This design comes from an exercise in tuning for small area, a short achievable clock period and few clock cycles per item on the open sky130 flow, not from production work.
Only simulation tests tie the RTL to the original design; equivalence was not proved.
The series may have gaps, and a smaller design here may also do less where the tests do not look.

Fig. 1: run 1, routed metal, one color a layer
Scale bar: 200 um.
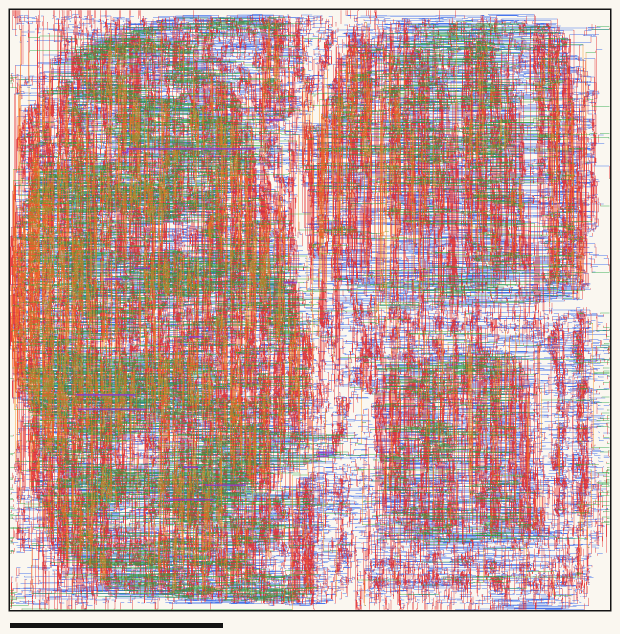
Fig. 2: run 1, met1 routing
Scale bar: 200 um.
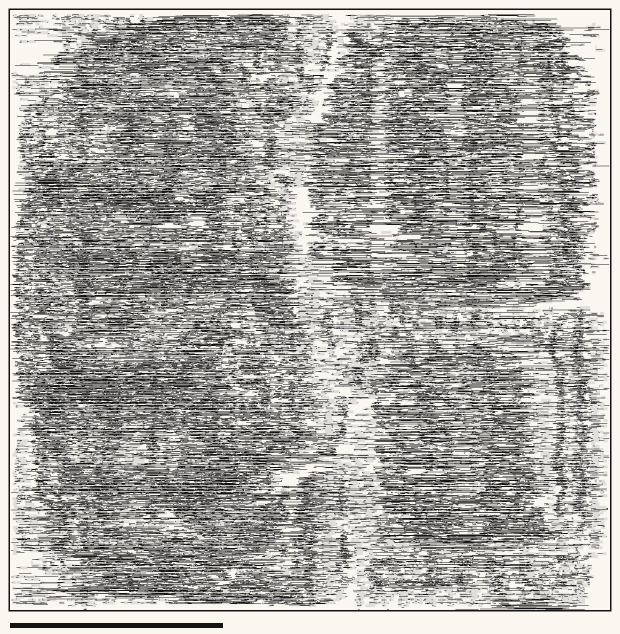
Fig. 3: run 1, close-up of the layout
Scale bar: 10 um. Window x 408 to 438, y 408 to 438 um. Cells in gray, sequential cells in the stronger gray; small squares are vias.
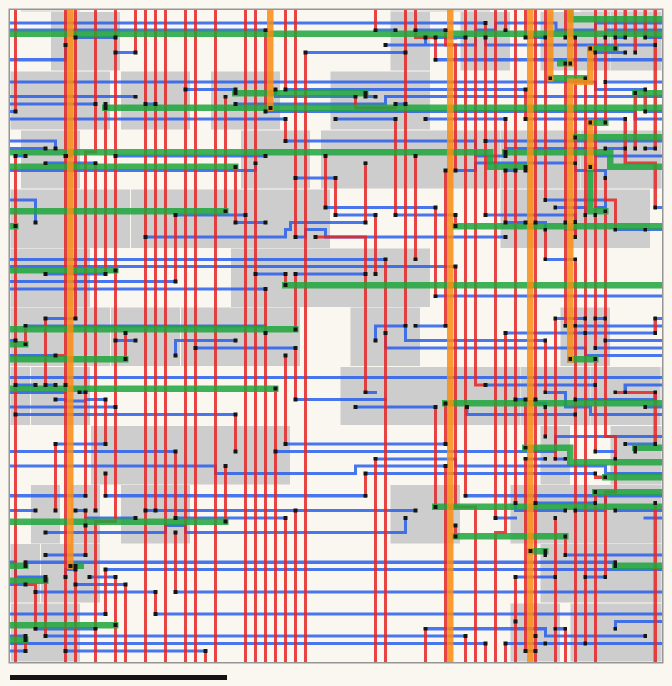
Fig. 4: run 1, congestion heat map
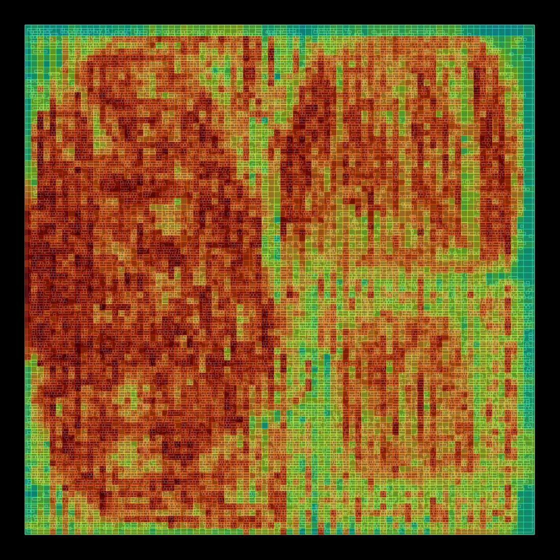
==> flow/design.v, too long to show whole: its modules and the start of the top module <==
// module tfg_fa: 4 lines
// module tfg_ha: 4 lines
// module tfg_bpp2: 4 lines
// module tfg_add124_sk: 977 lines
// module tfg_add63_sk: 440 lines
// module tfg_add63_skc: 441 lines
// module tfg_add64_sk: 453 lines
// module tfg_mul_pp: 5742 lines
// module tfg_mul_fin: 253 lines
// module tfg_red_t: 690 lines
// module tfg_red_l: 407 lines
// module tfg_red_f: 17 lines
// module tfg_modmul: 73 lines
module tfg_modmul
(
    input                 clk     ,
    input                 rst_n   ,
    input                 i_valid ,
    input       [61:0]    i_a     ,
    input       [61:0]    i_b     ,
    input       [61:0]    i_q     ,
    input       [62:0]    i_t     ,
    output                o_valid ,
    output      [61:0]    o_res
);
  // ...
==> flow/flow/run.sh <==
#!/bin/bash
set -euo pipefail
bash standard.sh SETUP_SLACK_MARGIN=12.5 finish > orfs_make.log 2>&1
==> flow/standard.sh <==
#!/bin/bash
# synth_recipe.tcl (not shown) runs the flow's synth.tcl, then flattens the netlist and writes it again
# the make line also repeats each setting of config.mk as NAME=value (left out here)
make -C /OpenROAD-flow-scripts/flow DESIGN_CONFIG=/design/flow/config.mk WORK_HOME=/design/flow/orfs CLKGATE_MAP_FILE= SYNTH_SCRIPT=/design/flow/synth_recipe.tcl "${@:-finish}"
==> flow/config.mk <==
export PLATFORM = sky130hd
export DESIGN_NAME = tfg_modmul
export DESIGN_NICKNAME = tfg_modmul
export VERILOG_FILES = /design/flow/design.v
export SDC_FILE = /design/flow/constraint.sdc
export NUM_CORES = 4
export LEC_CHECK = 0
export CAP_MARGIN = 20
export CORE_MARGIN = 2
export CORE_UTILIZATION = 50
export SLEW_MARGIN = 20
export SYNTH_HIERARCHICAL = 1
==> flow/constraint.sdc <==
create_clock -name core_clock -period 18.0 [get_ports {clk}]
set_input_delay 3.6000 -clock core_clock [delete_from_list [all_inputs] [get_ports {clk}]]
set_output_delay 3.6000 -clock core_clock [all_outputs]
set_load 0.01 [all_outputs]
==> metrics.md, run 1 <==
| Metric | Value |
|---|---|
| Mapped Cells | 14,230 |
| Finish-stage setup viols | 0 |
| Layout cells sized above 1 | 14.80% |
| Outcome | complete, no violations |
| R2R depth | 21 |
| Vias per cell | 7.220 |
| Crit end category | flip-flop |
| Critical path type | reg -> reg |
| Post-CTS Resized | 291 |
| DRC | 0 |
| CTS H-tree depth | 4 |
| Final hold violation count | 0 |
| Core Region | 311,900 sq um |
| Worst Hold Depth | 0 |
| Worst-margin pin slew | 1.268 ns |
| Yosys Warn Count | 7 |
| Setup TNS | 0 ns |
| Initial antenna violation count | 33 |
| Tcrit/Tclk final | 32.21% |
| Routability Congestion | 1.000 |
| Min-delay worst type | reg -> reg |
| Initial Util | 50.29% |
| First-pass DRT Iterations | 10 |
| Die footprint | 318,200 sq um |
| Number of global-route vias before repair | 138,600 |
| Longest Clk Path Bufs | 4 |
| DP HPWL | 464,000 um |
| Final ANT Viol Nets | 0 |
| Die Ht | 564.1 um |
| Worst clock skew | 0.1156 ns |
| Pins Over Slew Limit | 0 |
| Gr ovfl total | 0 |
| Clock slew at reported path FFs | 0.06 ns |
| Post-Layout Cell Count | 18,390 |
| Ports | 315 |
| CTS tree | yes |
| Placed instance count | 17,980 |
| PortBufs | 287 |
| FP Rows | 205 |
Testbench counts for the RTL of run 1, summed over its fixed seeds: cycles 12,048, items 12,000.
-- Fig. 1 (at the start) --
metal 5: shown in purple, wire length 422 um. metal 2: shown in red, wire length 296 mm. metal 1: shown in blue, wire length 253 mm. metal 3: shown in green, wire length 102 mm. metal 4: shown in orange, wire length 54.5 mm.
post-DR wirelength/cell: 38.37 um
GRT Resource Usage Total: 43.37%
via count: 132,700

-- Fig. 2 (at the start) --
The layer holds 36% of the routed length. The wires run mostly horizontal. The longest straight run is 147 um.
met1 usage: 53.05%
Post-Route WL: 705,400 um

-- Fig. 3 (at the start) --
metal 4: shown in orange. metal 1: shown in blue. metal 3: shown in green. metal 2: shown in red.
Sequential cells in the window: 0. Most frequent: xnor2_1 (10), mux2i_1 (4). 40 logic cells have their middle in the window.

-- Fig. 4 (at the start) --
grt met2 use: 63.43%
end-of-flow core utilization: 54.55%
GR met3 Demand/Resource: 17.73%
grt peak-use layer: met2

## run 1: worst max-delay path: stages (launching register included)
cell	delay, ns
dfxtp_4	0.36
buf_12	0.15
buf_8	0.13
buf_12	0.12
mux4_2	0.51
mux2_4	0.32
buf_4	0.16
o22ai_1	0.22
a21oi_1	0.10
xnor2_1	0.50
ha_1	0.35
fa_1	0.54
fa_1	0.43
ha_1	0.30
a21oi_1	0.14
o21ai_1	0.10
nor2_1	0.17
nand4_1	0.28
nand3_2	0.21
a21oi_2	0.09
a221o_1	0.36
a21o_1	0.17
## run 1: area by class of cell
cell class	count	area, sq um	area share (%)
tap	4140	5180	3.044
inverter	628	2377	1.397
clock buffer	193	4080	2.398
timing repair buffer	850	8049	4.730
antenna	26	65.06	0.03824
timing repair inverter	1	5.005	0.002941
multi-input combinational	11360	126500	74.36
clock inverter	60	812.0	0.4772
sequential	1129	23060	13.55
## run 1: stage by stage
stage | setup WS [ns] | instance area (sq um) | hold WS, ns
final | 12.20 | 170200 | 0.2915
after global routing | 12.14 | 170100 | 0.2906
after CTS | 12.32 | 168700 | 0.2868
after detailed placement | 10.62 | 161400 | 0.3121
after global placement | 10.64 | 161400 | 0.3137
after floorplan | 12.59 | 157000 | 0.3096
## run 1: per-layer routing
layer	up-vias	GRT usage [%]	routed length [um]
met3	3742	17.73	102000
met1	66580	53.05	252900
met4	26	27.02	54460
met5	-	0.5655	422
li1	50250	-	-
met2	12140	63.43	295700
## run 1: cell usage in the layout, fill, tap and decap left out, types with 68 or more instances in the layout
cell             count
buf_4              457
ha_1               607
dfxtp_4             68
fa_1              2239
dfxtp_1            919
dfxtp_2            136
nand2_1            375
mux2_2             235
nor2_1             301
clkbuf_16          147
a22oi_1           2027
a21o_1              75
o22ai_1            132
o21ai_0            113
and2_1             112
nor3_1              85
xnor2_1           2543
mux4_2             418
o21ai_1             74
mux2i_1            297
nand3_1             83
xor2_1             108
clkdlybuf4s50_1    287
a21oi_1            259
inv_1              605
Fig. 5: run 1, register map, names as in the netlist
Other sequential cells in the stronger gray, the rest of the logic in the fainter gray.
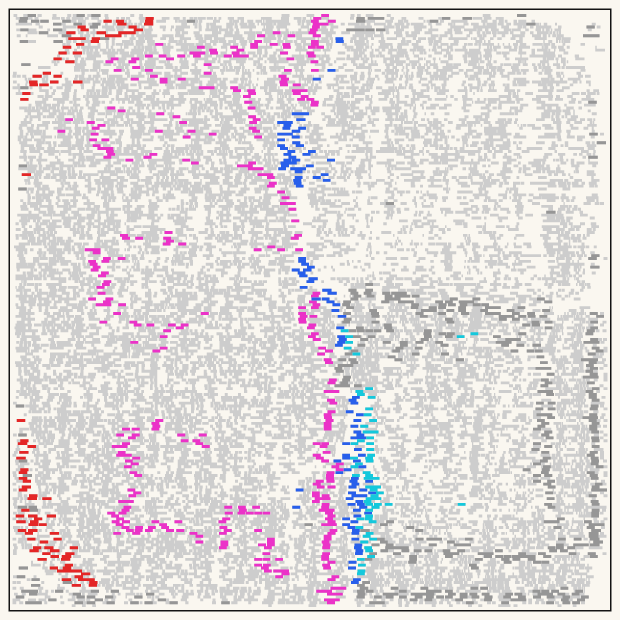

--- run 2 (diff from run 1) ---
--- a/flow/design.v
+++ b/flow/design.v
@@ -9008,3 +9008,3 @@
 endmodule
-module tfg_red_l (
+module tfg_red_al (
     input [62:0] h0,
@@ -9012,2 +9012,9 @@
     input c,
+    output [62:0] al
+);
+wire alco;
+tfg_add63_skc u_al (.a(h0), .b(h1), .ci(c), .s(al), .co(alco));
+endmodule
+module tfg_red_l (
+    input [62:0] al,
     input [62:0] plo,
@@ -9017,5 +9024,2 @@
 );
-wire [62:0] al;
-wire alco;
-tfg_add63_skc u_al (.a(h0), .b(h1), .ci(c), .s(al), .co(alco));
 wire [62:0] nal = ~al;
@@ -9444,3 +9448,3 @@
 );
-localparam LAT = 6;
+localparam LAT = 7;
 reg  [LAT-1:0]  vld;
@@ -9474,2 +9478,3 @@
 reg             r_c;
+reg  [62:0]     r_al, r_plo2;
 reg  [62:0]     r_s0, r_s1;
@@ -9478,3 +9483,3 @@
 wire [123:0]    p;
-wire [62:0]     h0, h1, s0, s1;
+wire [62:0]     h0, h1, al, s0, s1;
 wire            c;
@@ -9484,3 +9489,4 @@
 tfg_red_t  u_t   (.ah(r_p[123:61]), .cfg(cfg_t[23:0]), .h0(h0), .h1(h1), .c(c));
-tfg_red_l  u_l   (.h0(r_h0), .h1(r_h1), .c(r_c), .plo(r_plo), .cfg(cfg_t[35:24]), .s0(s0), .s1(s1));
+tfg_red_al u_al  (.h0(r_h0), .h1(r_h1), .c(r_c), .al(al));
+tfg_red_l  u_l   (.al(r_al), .plo(r_plo2), .cfg(cfg_t[35:24]), .s0(s0), .s1(s1));
 tfg_red_f  u_f   (.s0(r_s0), .s1(r_s1), .q(cfg_q), .res(res));
@@ -9499,2 +9505,4 @@
     r_plo <= r_p[62:0];
+    r_al  <= al;
+    r_plo2 <= r_plo;
     r_s0  <= s0;
==> flow/flow/run.sh (replaced) <==
#!/bin/bash
set -euo pipefail
bash standard.sh SETUP_SLACK_MARGIN=13 finish > orfs_make.log 2>&1
Fig. 6: run 2, register map, names as in the netlist
Other sequential cells in the stronger gray, the rest of the logic in the fainter gray.
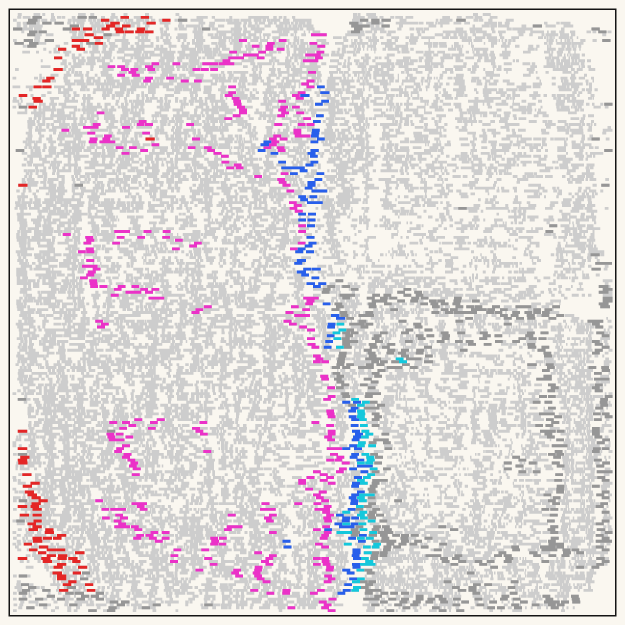
r_cut: shown in magenta, flops 368. r_plo: shown in cyan, flops 63, where bottom center. r_enc: shown in red, flops 93, where a vertical strip on the left. r_p: shown in blue, flops 124, where a vertical strip down the middle.
end-of-flow core utilization: 55.10%
Seq area share: 14.67%
FF/Latch Area: 25,660 sq um

Fig. 7: run 2, close-up of the layout
Scale bar: 10 um. Window x 411 to 441, y 411 to 441 um. Cells in gray, sequential cells in the stronger gray; small squares are vias.
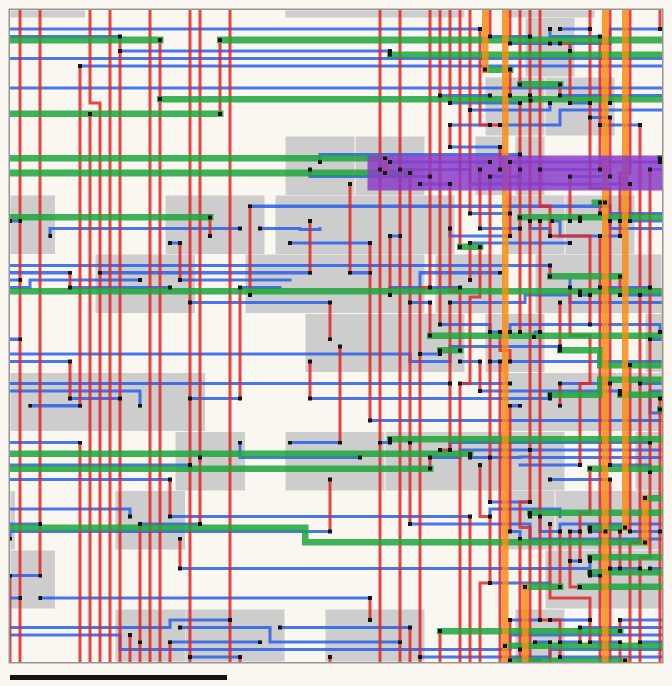
metal 5: shown in purple. metal 3: shown in green. metal 4: shown in orange. metal 1: shown in blue. metal 2: shown in red.
Sequential cells in the window: 0. Most frequent: xnor2_1 (8), ha_1 (5), mux4_2 (4). 32 logic cells have their middle in the window.

==> metrics.md, run 2 <==
| Metric | Value |
|---|---|
| Gr ovfl total | 0 (unchanged) |
| Core Region | 317,500 sq um (was 311,900 sq um) |
| Final hold violation count | 0 (unchanged) |
| Area of the multi-input gates | 125,500 sq um (was 126,500 sq um) |
| Critical path type | reg -> reg (unchanged) |
| Crit end category | flip-flop (unchanged) |
| Routability Congestion | 1.001 (was 1.000) |
| Most common cell after layout, fill and taps aside | xnor2_1 (unchanged) |
| CTS tree | yes (unchanged) |
| Most frequent cells in the layout | xnor2_1, fa_1, a22oi_1, dfxtp_1, ha_1 (unchanged) |
| Longest Clk Path Bufs | 4 (unchanged) |
| Die Ht | 568.6 um (was 564.1 um) |
| Ports | 315 (unchanged) |
| Pins Over Slew Limit | 0 (unchanged) |
| Initial Util | 50.20% (was 50.29%) |
| Layout cells sized above 1 | 14.76% (was 14.80%) |
| FP Rows | 207 (was 205) |
| Met3 wire length | 111,400 um (was 102,000 um) |
| Number of global-route vias before repair | 139,800 (was 138,600) |
| Placed instance count | 18,130 (was 17,980) |
| Outcome | complete, no violations (unchanged) |
| CTS H-tree depth | 4 (unchanged) |
| Post-Layout Cell Count | 18,680 (was 18,390) |
| Worst-margin pin slew | 1.180 ns (was 1.268 ns) |
| R2R depth | 15 (was 21) |
| Clock slew at reported path FFs | 0.07 ns (was 0.06 ns) |
| Vias per cell | 7.243 (was 7.220) |
| Highest routed layer | met5 (unchanged) |
| PortBufs | 287 (unchanged) |
| DR WL met2 | 300,600 um (was 295,700 um) |
| Mapped Cells | 14,360 (was 14,230) |
| Die footprint | 323,300 sq um (was 318,200 sq um) |
| DRC | 0 (unchanged) |
| DP HPWL | 464,500 um (was 464,000 um) |
| Final ANT Viol Nets | 0 (unchanged) |
| Worst Hold Depth | 0 (unchanged) |
| Yosys Warn Count | 7 (unchanged) |
| Setup TNS | 0 ns (unchanged) |
| Post-Route M1 WL | 257,500 um (was 252,900 um) |
| First-pass DRT Iterations | 13 (was 10) |
| Finish-stage setup viols | 0 (unchanged) |
| Min-delay worst type | reg -> reg (unchanged) |
| Tcrit/Tclk final | 31.57% (was 32.21%) |
Testbench counts for the RTL of run 2, summed over its fixed seeds: cycles 12,056, items 12,000.
Fig. 8: run 2, routed metal, one color a layer
Scale bar: 200 um.
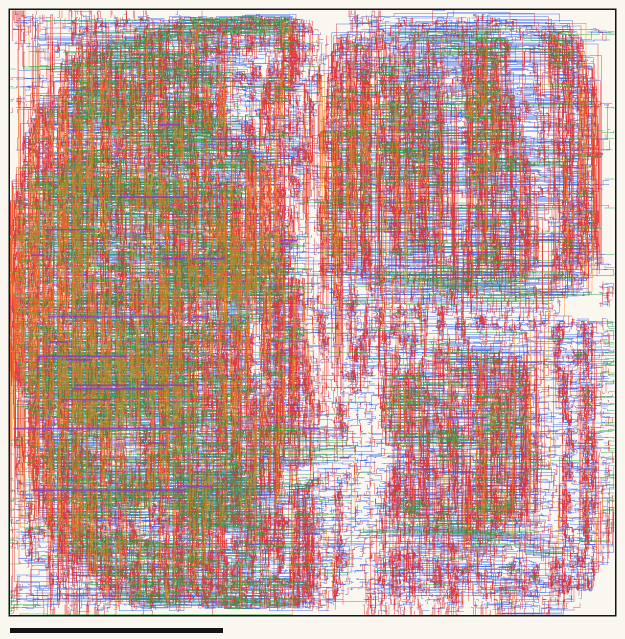
metal 4: shown in orange, wire length 60.8 mm. metal 5: shown in purple, wire length 1,180 um. metal 3: shown in green, wire length 111 mm. metal 1: shown in blue, wire length 258 mm. metal 2: shown in red, wire length 301 mm.
post-DR wirelength/cell: 39.16 um
Post-Route WL: 731,500 um
GRT Resource Usage Total: 43.23%
via count: 135,300

Fig. 9: run 2, met1 routing
Scale bar: 200 um.
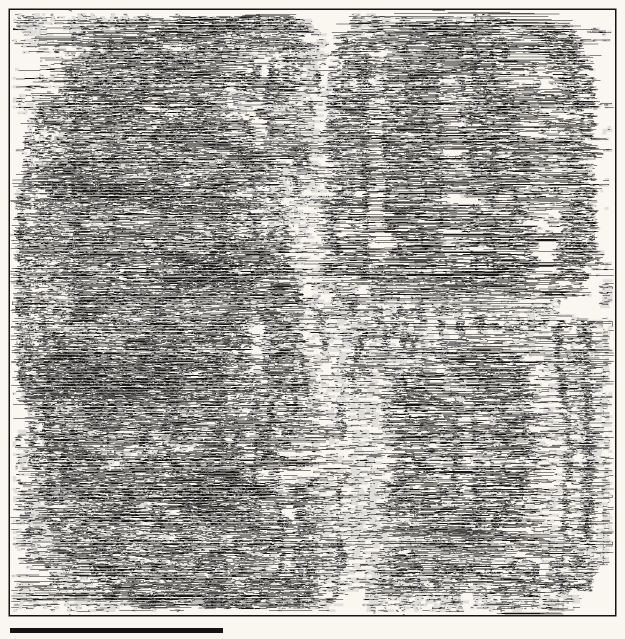
16,162 nets have wire on it. The longest straight run is 132 um. The layer holds 35% of the routed length. The wires run mostly horizontal.
met1 usage: 52.59%

-- run 2: cell types whose count changed in the layout (fill, tap and decap cells not counted), moves of 21 or more --
| cell | change |
|---|---|
| clkdlybuf4s50_1 | -63 |
| buf_16 | +27 |
| dfxtp_1 | +125 |
| buf_6 | +36 |
| fa_1 | +28 |
| dfxtp_4 | +22 |
| fa_2 | -28 |
| clkbuf_16 | +43 |
| xnor2_1 | +27 |
| dfxtp_2 | -21 |
| buf_12 | +55 |
| buf_8 | +33 |
| buf_2 | +57 |
| buf_4 | -99 |
-- run 2: area by class of cell --
| type | count | area share [%] |
|---|---|---|
| diodes | 31 | 0.04434 |
| inverters | 628 | 1.358 |
| repair buffers | 938 | 6.154 |
| multi-input cells | 11360 | 71.72 |
| repair inverters | 1 | 0.002860 |
| well taps | 4180 | 2.989 |
| flip-flops and latches | 1256 | 14.67 |
| clock buffers | 204 | 2.498 |
| clock inverters | 80 | 0.5649 |
-- run 2: layer usage --
layer / GRT usage (%) / up-vias
li1: - / 50870
met1: 52.59 / 67620
met2: 62.46 / 12790
met3: 18.70 / 3956
met4: 27.52 / 56
met5: 1.011 / -
-- run 2: repair_timing --
item	4_1_cts	5_1_grt
endpoints found under the setup margin	296	144
pin swaps	15	30
gates resized for setup	716	239
gates cloned	20	27
endpoints found under the hold margin	0	0
setup buffers	73	110
-- run 2: critical path, cell delays in order, from the launching register on --
cell and delay, ns:
dfxtp_2 0.40, buf_4 0.55, nand2_1 0.78, o221ai_1 0.62
xnor2_1 0.19, fa_1 0.48, fa_1 0.42, ha_1 0.35
a21o_1 0.17, o21bai_1 0.18, a221oi_2 0.32, nand4_1 0.34
nand3_2 0.20, a21oi_4 0.08, a221o_1 0.31, a21o_1 0.16
-- run 2: through the flow --
| step | setup slack [ns] | hold slack (ns) | utilization, % | instance area (sq um) |
|---|---|---|---|---|
| 2_1_floorplan | 12.96 | 0.3096 | - | 159700 |
| 3_3_place_gp | 10.89 | 0.3118 | 51.60 | 163800 |
| 3_5_place_dp | 10.89 | 0.3121 | 51.60 | 163900 |
| 4_1_cts | 12.38 | 0.3212 | 54.24 | 172200 |
| 5_1_grt | 12.24 | 0.3249 | 55.08 | 174900 |
| 6_report | 12.32 | 0.3097 | 55.10 | 175000 |
--- run 3 (diff from run 2) ---
--- a/flow/design.v
+++ b/flow/design.v
@@ -989,3 +989,3 @@
 endmodule
-module tfg_add63_sk (input [62:0] a, input [62:0] b, output [62:0] s, output co);
+module tfg_blkgp63_8 (input [62:0] a, input [62:0] b, output [7:0] g, output [7:0] p);
 wire [62:0] p0 = a ^ b;
@@ -1000,2 +1000,133 @@
 wire p4 = p0[7] & p0[6];
+wire g5 = g2 | (p2 & g1);
+wire p5 = p2 & p1;
+wire g6 = g4 | (p4 & g3);
+wire p6 = p4 & p3;
+wire g7 = g6 | (p6 & g5);
+wire p7 = p6 & p5;
+assign g[0] = g7;
+assign p[0] = p7;
+wire g8 = g0[9] | (p0[9] & g0[8]);
+wire p8 = p0[9] & p0[8];
+wire g9 = g0[11] | (p0[11] & g0[10]);
+wire p9 = p0[11] & p0[10];
+wire g10 = g0[13] | (p0[13] & g0[12]);
+wire p10 = p0[13] & p0[12];
+wire g11 = g0[15] | (p0[15] & g0[14]);
+wire p11 = p0[15] & p0[14];
+wire g12 = g9 | (p9 & g8);
+wire p12 = p9 & p8;
+wire g13 = g11 | (p11 & g10);
+wire p13 = p11 & p10;
+wire g14 = g13 | (p13 & g12);
+wire p14 = p13 & p12;
+assign g[1] = g14;
+assign p[1] = p14;
+wire g15 = g0[17] | (p0[17] & g0[16]);
+wire p15 = p0[17] & p0[16];
+wire g16 = g0[19] | (p0[19] & g0[18]);
+wire p16 = p0[19] & p0[18];
+wire g17 = g0[21] | (p0[21] & g0[20]);
+wire p17 = p0[21] & p0[20];
+wire g18 = g0[23] | (p0[23] & g0[22]);
+wire p18 = p0[23] & p0[22];
+wire g19 = g16 | (p16 & g15);
+wire p19 = p16 & p15;
+wire g20 = g18 | (p18 & g17);
+wire p20 = p18 & p17;
+wire g21 = g20 | (p20 & g19);
+wire p21 = p20 & p19;
+assign g[2] = g21;
+assign p[2] = p21;
+wire g22 = g0[25] | (p0[25] & g0[24]);
+wire p22 = p0[25] & p0[24];
+wire g23 = g0[27] | (p0[27] & g0[26]);
+wire p23 = p0[27] & p0[26];
+wire g24 = g0[29] | (p0[29] & g0[28]);
+wire p24 = p0[29] & p0[28];
+wire g25 = g0[31] | (p0[31] & g0[30]);
+wire p25 = p0[31] & p0[30];
+wire g26 = g23 | (p23 & g22);
+wire p26 = p23 & p22;
+wire g27 = g25 | (p25 & g24);
+wire p27 = p25 & p24;
+wire g28 = g27 | (p27 & g26);
+wire p28 = p27 & p26;
+assign g[3] = g28;
+assign p[3] = p28;
+wire g29 = g0[33] | (p0[33] & g0[32]);
+wire p29 = p0[33] & p0[32];
+wire g30 = g0[35] | (p0[35] & g0[34]);
+wire p30 = p0[35] & p0[34];
+wire g31 = g0[37] | (p0[37] & g0[36]);
+wire p31 = p0[37] & p0[36];
+wire g32 = g0[39] | (p0[39] & g0[38]);
+wire p32 = p0[39] & p0[38];
+wire g33 = g30 | (p30 & g29);
+wire p33 = p30 & p29;
+wire g34 = g32 | (p32 & g31);
+wire p34 = p32 & p31;
+wire g35 = g34 | (p34 & g33);
+wire p35 = p34 & p33;
+assign g[4] = g35;
+assign p[4] = p35;
+wire g36 = g0[41] | (p0[41] & g0[40]);
+wire p36 = p0[41] & p0[40];
+wire g37 = g0[43] | (p0[43] & g0[42]);
+wire p37 = p0[43] & p0[42];
+wire g38 = g0[45] | (p0[45] & g0[44]);
+wire p38 = p0[45] & p0[44];
+wire g39 = g0[47] | (p0[47] & g0[46]);
+wire p39 = p0[47] & p0[46];
+wire g40 = g37 | (p37 & g36);
+wire p40 = p37 & p36;
+wire g41 = g39 | (p39 & g38);
+wire p41 = p39 & p38;
+wire g42 = g41 | (p41 & g40);
+wire p42 = p41 & p40;
+assign g[5] = g42;
+assign p[5] = p42;
+wire g43 = g0[49] | (p0[49] & g0[48]);
+wire p43 = p0[49] & p0[48];
+wire g44 = g0[51] | (p0[51] & g0[50]);
+wire p44 = p0[51] & p0[50];
+wire g45 = g0[53] | (p0[53] & g0[52]);
+wire p45 = p0[53] & p0[52];
+wire g46 = g0[55] | (p0[55] & g0[54]);
+wire p46 = p0[55] & p0[54];
+wire g47 = g44 | (p44 & g43);
+wire p47 = p44 & p43;
+wire g48 = g46 | (p46 & g45);
+wire p48 = p46 & p45;
+wire g49 = g48 | (p48 & g47);
+wire p49 = p48 & p47;
+assign g[6] = g49;
+assign p[6] = p49;
+wire g50 = g0[57] | (p0[57] & g0[56]);
+wire p50 = p0[57] & p0[56];
+wire g51 = g0[59] | (p0[59] & g0[58]);
+wire p51 = p0[59] & p0[58];
+wire g52 = g0[61] | (p0[61] & g0[60]);
+wire p52 = p0[61] & p0[60];
+wire g53 = g51 | (p51 & g50);
+wire p53 = p51 & p50;
+wire g54 = g0[62] | (p0[62] & g52);
+wire p54 = p0[62] & p52;
+wire g55 = g54 | (p54 & g53);
+wire p55 = p54 & p53;
+assign g[7] = g55;
+assign p[7] = p55;
+endmodule
+module tfg_add63_skc (input [62:0] a, input [62:0] b, input ci, output [62:0] s, output co);
+wire [62:0] p0 = a ^ b;
+wire [62:0] g0 = a & b;
+wire gc0 = g0[0] | (p0[0] & ci);
+wire g1 = g0[1] | (p0[1] & gc0);
+wire p1 = p0[1] & p0[0];
+wire g2 = g0[3] | (p0[3] & g0[2]);
+wire p2 = p0[3] & p0[2];
+wire g3 = g0[5] | (p0[5] & g0[4]);
+wire p3 = p0[5] & p0[4];
+wire g4 = g0[7] | (p0[7] & g0[6]);
+wire p4 = p0[7] & p0[6];
 wire g5 = g0[9] | (p0[9] & g0[8]);
@@ -1364,4 +1495,4 @@
 wire p186 = p155 & p140;
-assign s[0] = p0[0] ^ 1'b0;
-assign s[1] = p0[1] ^ g0[0];
+assign s[0] = p0[0] ^ ci;
+assign s[1] = p0[1] ^ gc0;
 assign s[2] = p0[2] ^ g1;
@@ -1429,7 +1560,6 @@
 endmodule
-module tfg_add63_skc (input [62:0] a, input [62:0] b, input ci, output [62:0] s, output co);
+module tfg_add63_sk (input [62:0] a, input [62:0] b, output [62:0] s, output co);
 wire [62:0] p0 = a ^ b;
 wire [62:0] g0 = a & b;
-wire gc0 = g0[0] | (p0[0] & ci);
-wire g1 = g0[1] | (p0[1] & gc0);
+wire g1 = g0[1] | (p0[1] & g0[0]);
 wire p1 = p0[1] & p0[0];
@@ -1805,4 +1935,4 @@
 wire p186 = p155 & p140;
-assign s[0] = p0[0] ^ ci;
-assign s[1] = p0[1] ^ gc0;
+assign s[0] = p0[0] ^ 1'b0;
+assign s[1] = p0[1] ^ g0[0];
 assign s[2] = p0[2] ^ g1;
@@ -8323,3 +8453,4 @@
     output [62:0] h1,
-    output c
+    output [7:0] lg,
+    output [7:0] lp
 );
@@ -9003,4 +9134,3 @@
 wire [125:0] r1 = {n637, n635, n633, n631, n629, n627, n625, n623, n621, n619, n617, n615, n613, n611, n609, n607, n605, n603, n601, n599, n597, n595, n593, n591, n589, n587, n585, n583, n581, n579, n577, n575, n573, n571, n569, n567, n565, n563, n561, n559, n557, n555, n553, n551, n549, n547, n545, n543, n541, n539, n537, n535, n533, n531, n529, n527, n525, n523, n521, n519, n517, n515, n513, n511, n509, n507, n505, n503, n501, n499, n497, n495, n493, n491, n489, n487, n485, n483, n481, n479, n477, n475, n473, n471, n469, n467, n465, n463, n461, n459, n457, n455, n453, n451, n449, n447, n445, n443, n441, n439, n437, n435, n433, n431, n429, n427, n425, n423, n421, n419, n417, n415, n413, n411, n409, n407, n405, n403, n401, n399, n397, n395, n393, n391, n389, cfg[5]};
-wire [62:0] lo;
-tfg_add63_sk u_lo (.a(r0[62:0]), .b(r1[62:0]), .s(lo), .co(c));
+tfg_blkgp63_8 u_lo (.a(r0[62:0]), .b(r1[62:0]), .g(lg), .p(lp));
 assign h0 = r0[125:63];
@@ -9011,3 +9141,4 @@
     input [62:0] h1,
-    input c,
+    input [7:0] lg,
+    input [7:0] lp,
     output [62:0] al
@@ -9015,2 +9146,17 @@
 wire alco;
+wire cg1 = lg[1] | (lp[1] & lg[0]);
+wire cp1 = lp[1] & lp[0];
+wire cg2 = lg[3] | (lp[3] & lg[2]);
+wire cp2 = lp[3] & lp[2];
+wire cg3 = lg[5] | (lp[5] & lg[4]);
+wire cp3 = lp[5] & lp[4];
+wire cg4 = lg[7] | (lp[7] & lg[6]);
+wire cp4 = lp[7] & lp[6];
+wire cg5 = cg2 | (cp2 & cg1);
+wire cp5 = cp2 & cp1;
+wire cg6 = cg4 | (cp4 & cg3);
+wire cp6 = cp4 & cp3;
+wire cg7 = cg6 | (cp6 & cg5);
+wire cp7 = cp6 & cp5;
+wire c = cg7;
 tfg_add63_skc u_al (.a(h0), .b(h1), .ci(c), .s(al), .co(alco));
@@ -9477,3 +9623,3 @@
 reg  [62:0]     r_h0, r_h1, r_plo;
-reg             r_c;
+reg  [8-1:0]   r_lg, r_lp;
 reg  [62:0]     r_al, r_plo2;
@@ -9484,3 +9630,3 @@
 wire [62:0]     h0, h1, al, s0, s1;
-wire            c;
+wire [8-1:0]   lg, lp;
 wire [61:0]     res;
@@ -9488,4 +9634,4 @@
 tfg_mul_fin u_fin (.cut(r_cut), .p(p));
-tfg_red_t  u_t   (.ah(r_p[123:61]), .cfg(cfg_t[23:0]), .h0(h0), .h1(h1), .c(c));
-tfg_red_al u_al  (.h0(r_h0), .h1(r_h1), .c(r_c), .al(al));
+tfg_red_t  u_t   (.ah(r_p[123:61]), .cfg(cfg_t[23:0]), .h0(h0), .h1(h1), .lg(lg), .lp(lp));
+tfg_red_al u_al  (.h0(r_h0), .h1(r_h1), .lg(r_lg), .lp(r_lp), .al(al));
 tfg_red_l  u_l   (.al(r_al), .plo(r_plo2), .cfg(cfg_t[35:24]), .s0(s0), .s1(s1));
@@ -9503,3 +9649,4 @@
     r_h1  <= h1;
-    r_c   <= c;
+    r_lg  <= lg;
+    r_lp  <= lp;
     r_plo <= r_p[62:0];
==> flow/flow/run.sh (replaced) <==
#!/bin/bash
set -euo pipefail
bash standard.sh SETUP_SLACK_MARGIN=13.3 finish > orfs_make.log 2>&1
--- a/flow/config.mk
+++ b/flow/config.mk
@@ -9,3 +9,3 @@
 export CORE_MARGIN = 2
-export CORE_UTILIZATION = 50
+export CORE_UTILIZATION = 65
 export SLEW_MARGIN = 20
==> metrics.md, run 3 <==
| Metric | Value |
|---|---|
| FP Rows | 181 (was 207) |
| PortBufs | 287 (unchanged) |
| Clock root buffer | clkbuf_16 (unchanged) |
| Log Error | [ERROR GRT-0232] Routing congestion too high. Check the congestion heatmap in the GUI. |
| DP HPWL | 429,000 um (was 464,500 um) |
| Routability Congestion | 1.057 (was 1.001) |
| Die W | 499.8 um (was 568.6 um) |
| CTS H-tree depth | 4 (unchanged) |
| Fail Step | global routing |
| Initial Util | 65.50% (was 50.20%) |
| Synthesized cell area | 159,700 sq um (was 159,400 sq um) |
| Longest Clk Path Bufs | 4 (unchanged) |
| Outcome | stopped before the end (was complete, no violations) |
| Largest net degree at the start of global routing | 88 |
| Mapped Cells | 14,390 (was 14,360) |
| Num CTS Buffers | 150 (was 156) |
| Hold Buf Count CTS | 0 (unchanged) |
| Die Ht | 499.8 um (was 568.6 um) |
| Yosys Warn Count | 7 (unchanged) |
| Mean Syn Cell Area | 11.10 sq um (about the same) |
| Ports | 315 (unchanged) |
Testbench counts for the RTL of run 3, summed over its fixed seeds: cycles 12,056, items 12,000.
==> run 3: what timing repair did <==
action	4_1_cts
buffers inserted	161
setup endpoints to repair	361
cloned	26
gates resized for setup	683
hold endpoints to repair	0
pin swaps	10
==> run 3: per-stage QoR <==
step                utilization [%]  std cells  setup slack (ns)  area [sq um]  hold WS, ns
floorplan                         -      14420             13.27        160400       0.3096
global placement              66.60      17090             12.26        162400       0.3117
detailed placement            66.60      17090             12.20        162400       0.3121
CTS                           70.48      17540             13.02        171900       0.3094
--- run 4 (diff from run 3) ---
==> flow/flow/run.sh (replaced) <==
#!/bin/bash
set -euo pipefail
bash standard.sh SETUP_SLACK_MARGIN=13 finish > orfs_make.log 2>&1
--- a/flow/config.mk
+++ b/flow/config.mk
@@ -9,3 +9,3 @@
 export CORE_MARGIN = 2
-export CORE_UTILIZATION = 65
+export CORE_UTILIZATION = 50
 export SLEW_MARGIN = 20
Fig. 10: run 4, congestion heat map
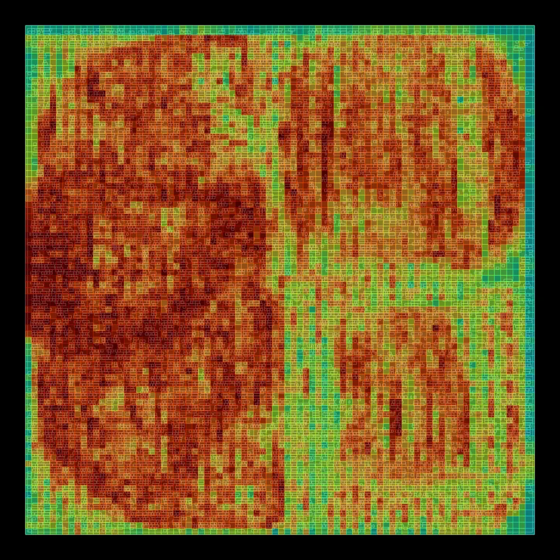
end-of-flow core utilization: 54.24%
met1 usage: 53.14%
grt met2 use: 62.75%
GRT Resource Usage Total: 43.07%

Fig. 11: run 4, register map, names as in the netlist
Other sequential cells in the stronger gray, the rest of the logic in the fainter gray.
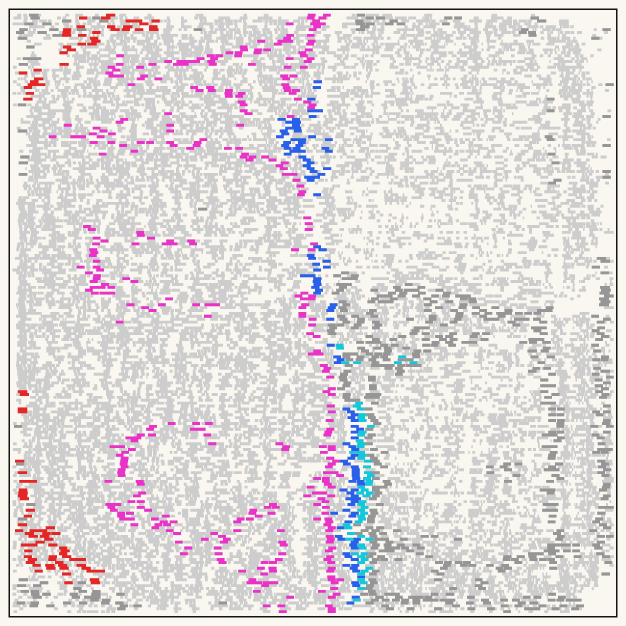
r_cut: shown in magenta, flops 368. r_p: shown in blue, flops 124, where a vertical strip down the middle. r_plo: shown in cyan, flops 63, where bottom center. r_enc: shown in red, flops 93, where a vertical strip on the left.
Another 622 sequential cells are not colored.
Seq area share: 15.04%
FF/Latch Area: 25,940 sq um

==> metrics.md, run 4 <==
| Metric | Value |
|---|---|
| Outcome | complete, no violations (was stopped before the end) |
| Worst clock skew | 0.07540 ns |
| Post-Route WL | 722,900 um |
| Core Region | 318,100 sq um |
| Num CTS Buffers | 157 (was 150) |
| Finish-stage setup viols | 0 |
| DP HPWL | 465,200 um (was 429,000 um) |
| Worst-margin pin slew | 1.145 ns |
| DRC | 0 |
| First-pass DRT Iterations | 12 |
| Post-route cell area | 172,500 sq um |
| Pins Over Slew Limit | 0 |
| Critical path type | reg -> reg |
| Gr ovfl total | 0 |
| Longest Clk Path Bufs | 4 (unchanged) |
| R2R depth | 10 |
| Setup TNS | 0 ns |
| Worst Hold Depth | 0 |
| Dpl cell area | 163,900 sq um (was 162,400 sq um) |
| Tcrit/Tclk final | 28.40% |
| Die W | 569.2 um (was 499.8 um) |
| Post-DR wirelength/cell | 38.99 um |
| Die Ht | 569.2 um (was 499.8 um) |
| Most common cell after layout, fill and taps aside | xnor2_1 |
| Vias per cell | 7.221 |
| Clock slew at reported path FFs | 0.07 ns |
| PortBufs | 287 (unchanged) |
| Most frequent cells in the layout | xnor2_1, fa_1, a22oi_1, dfxtp_1, ha_1 |
| Mapped Cells | 14,390 (unchanged) |
| Hold Buf Count CTS | 0 (unchanged) |
| Mean Syn Cell Area | 11.10 sq um (unchanged) |
| Synthesized cell area | 159,700 sq um (unchanged) |
| CTS tree | yes |
| Yosys Warn Count | 7 (unchanged) |
| Final ANT Viol Nets | 0 |
| Ports | 315 (unchanged) |
| Layout cells sized above 1 | 13.40% |
| Initial Util | 50.23% (was 65.50%) |
Fig. 12: run 4, routed metal, one color a layer
Scale bar: 200 um.
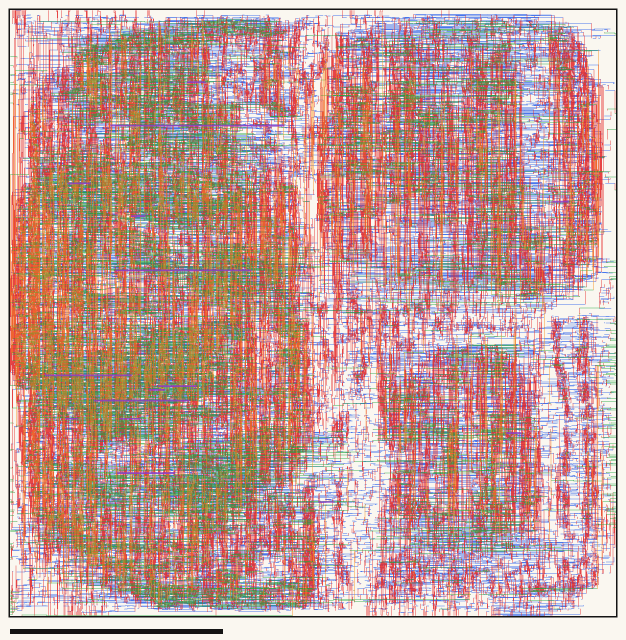
metal 4: shown in orange, wire length 59.6 mm. metal 1: shown in blue, wire length 260 mm. metal 3: shown in green, wire length 102 mm. metal 5: shown in purple, wire length 673 um. metal 2: shown in red, wire length 301 mm.

Fig. 13: run 4, close-up of the layout
Scale bar: 10 um. Window x 412 to 442, y 412 to 442 um. Cells in gray, sequential cells in the stronger gray; small squares are vias.
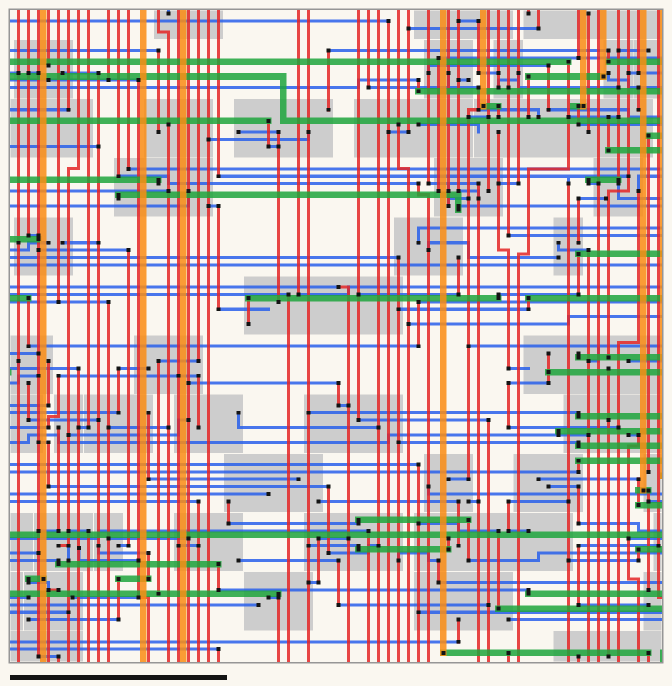
metal 3: shown in green. metal 1: shown in blue. metal 2: shown in red. metal 4: shown in orange.
Sequential cells in the window: 0. 35 logic cells have their middle in the window. Most frequent: xnor2_1 (8), ha_1 (6).

## run 4: per-layer routing
| layer | global-route usage (%) | part of all wire (%) |
|---|---|---|
| met4 | 27.77 | 8.2 |
| met1 | 53.14 | 36 |
| met5 | 0.9966 | 0.093 |
| met3 | 16.59 | 14 |
| met2 | 62.75 | 42 |
## run 4: through the flow
stage          std cells  hold slack [ns]  utilization (%)  setup WS [ns]
2_1_floorplan      14420           0.3096                -          13.10
3_3_place_gp       18130           0.3122            51.52          12.13
3_5_place_dp       18130           0.3121            51.52          12.06
4_1_cts            18450           0.3038            53.72          12.96
5_1_grt            18520           0.3114            54.22          12.93
6_report           18540           0.3049            54.24          12.89
## run 4: layout make-up
class                   count  area [sq um]
multi-input cells       11360        124800
diodes                     24         60.06
flip-flops and latches   1270         25940
well taps                4180          5230
clock inverters            75          1079
repair buffers            802          8676
clock buffers             201          4399
inverters                 624          2344
fillers                 27320        145600
## run 4: critical path, stage by stage, from the launching register on
cell	delay [ns]
dfxtp_4	0.58
buf_12	0.31
a22oi_1	0.16
xnor2_1	0.30
fa_1	0.48
fa_1	0.54
fa_1	0.49
fa_1	0.66
fa_1	0.47
fa_1	0.42
fa_1	0.52
## run 4: repair_timing
action	4_1_cts	5_1_grt
gates resized for setup	539	216
hold endpoints to repair	0	0
pin swaps	1	12
setup endpoints to repair	321	211
buffers inserted	36	57
gates cloned	7	13

==> static timing again, ports no longer ideal <==
The flow's constraints put no driver on any port. The routed layouts listed below were extracted and timed again, unchanged, in two steps.
Step 1 assumes that a clkbuf_16 drives the clock port and a buf_2 every other input.
Step 2 also shifts input and output timing later by t, the mid clock arrival at the registers, as if the neighbouring blocks saw the same clock.
a / b / c = ideal ports / drivers / drivers and shift; a / b = the first two.
run	shift t [ns]	slack for setup (ns)	hold slack, ns	worst data-port slew with drivers (ns)	cell pins on the clock port's net
run 1	0.949	12.203 / 12.203 / 12.203	0.292 / 0.292 / 0.292	0.15	1
run 2	0.980	12.318 / 12.318 / 12.318	0.310 / 0.310 / 0.310	0.20	1
run 4	0.995	12.888 / 12.888 / 12.888	0.305 / 0.305 / 0.305	0.11	1
After both steps setup and hold are still met in every run listed.
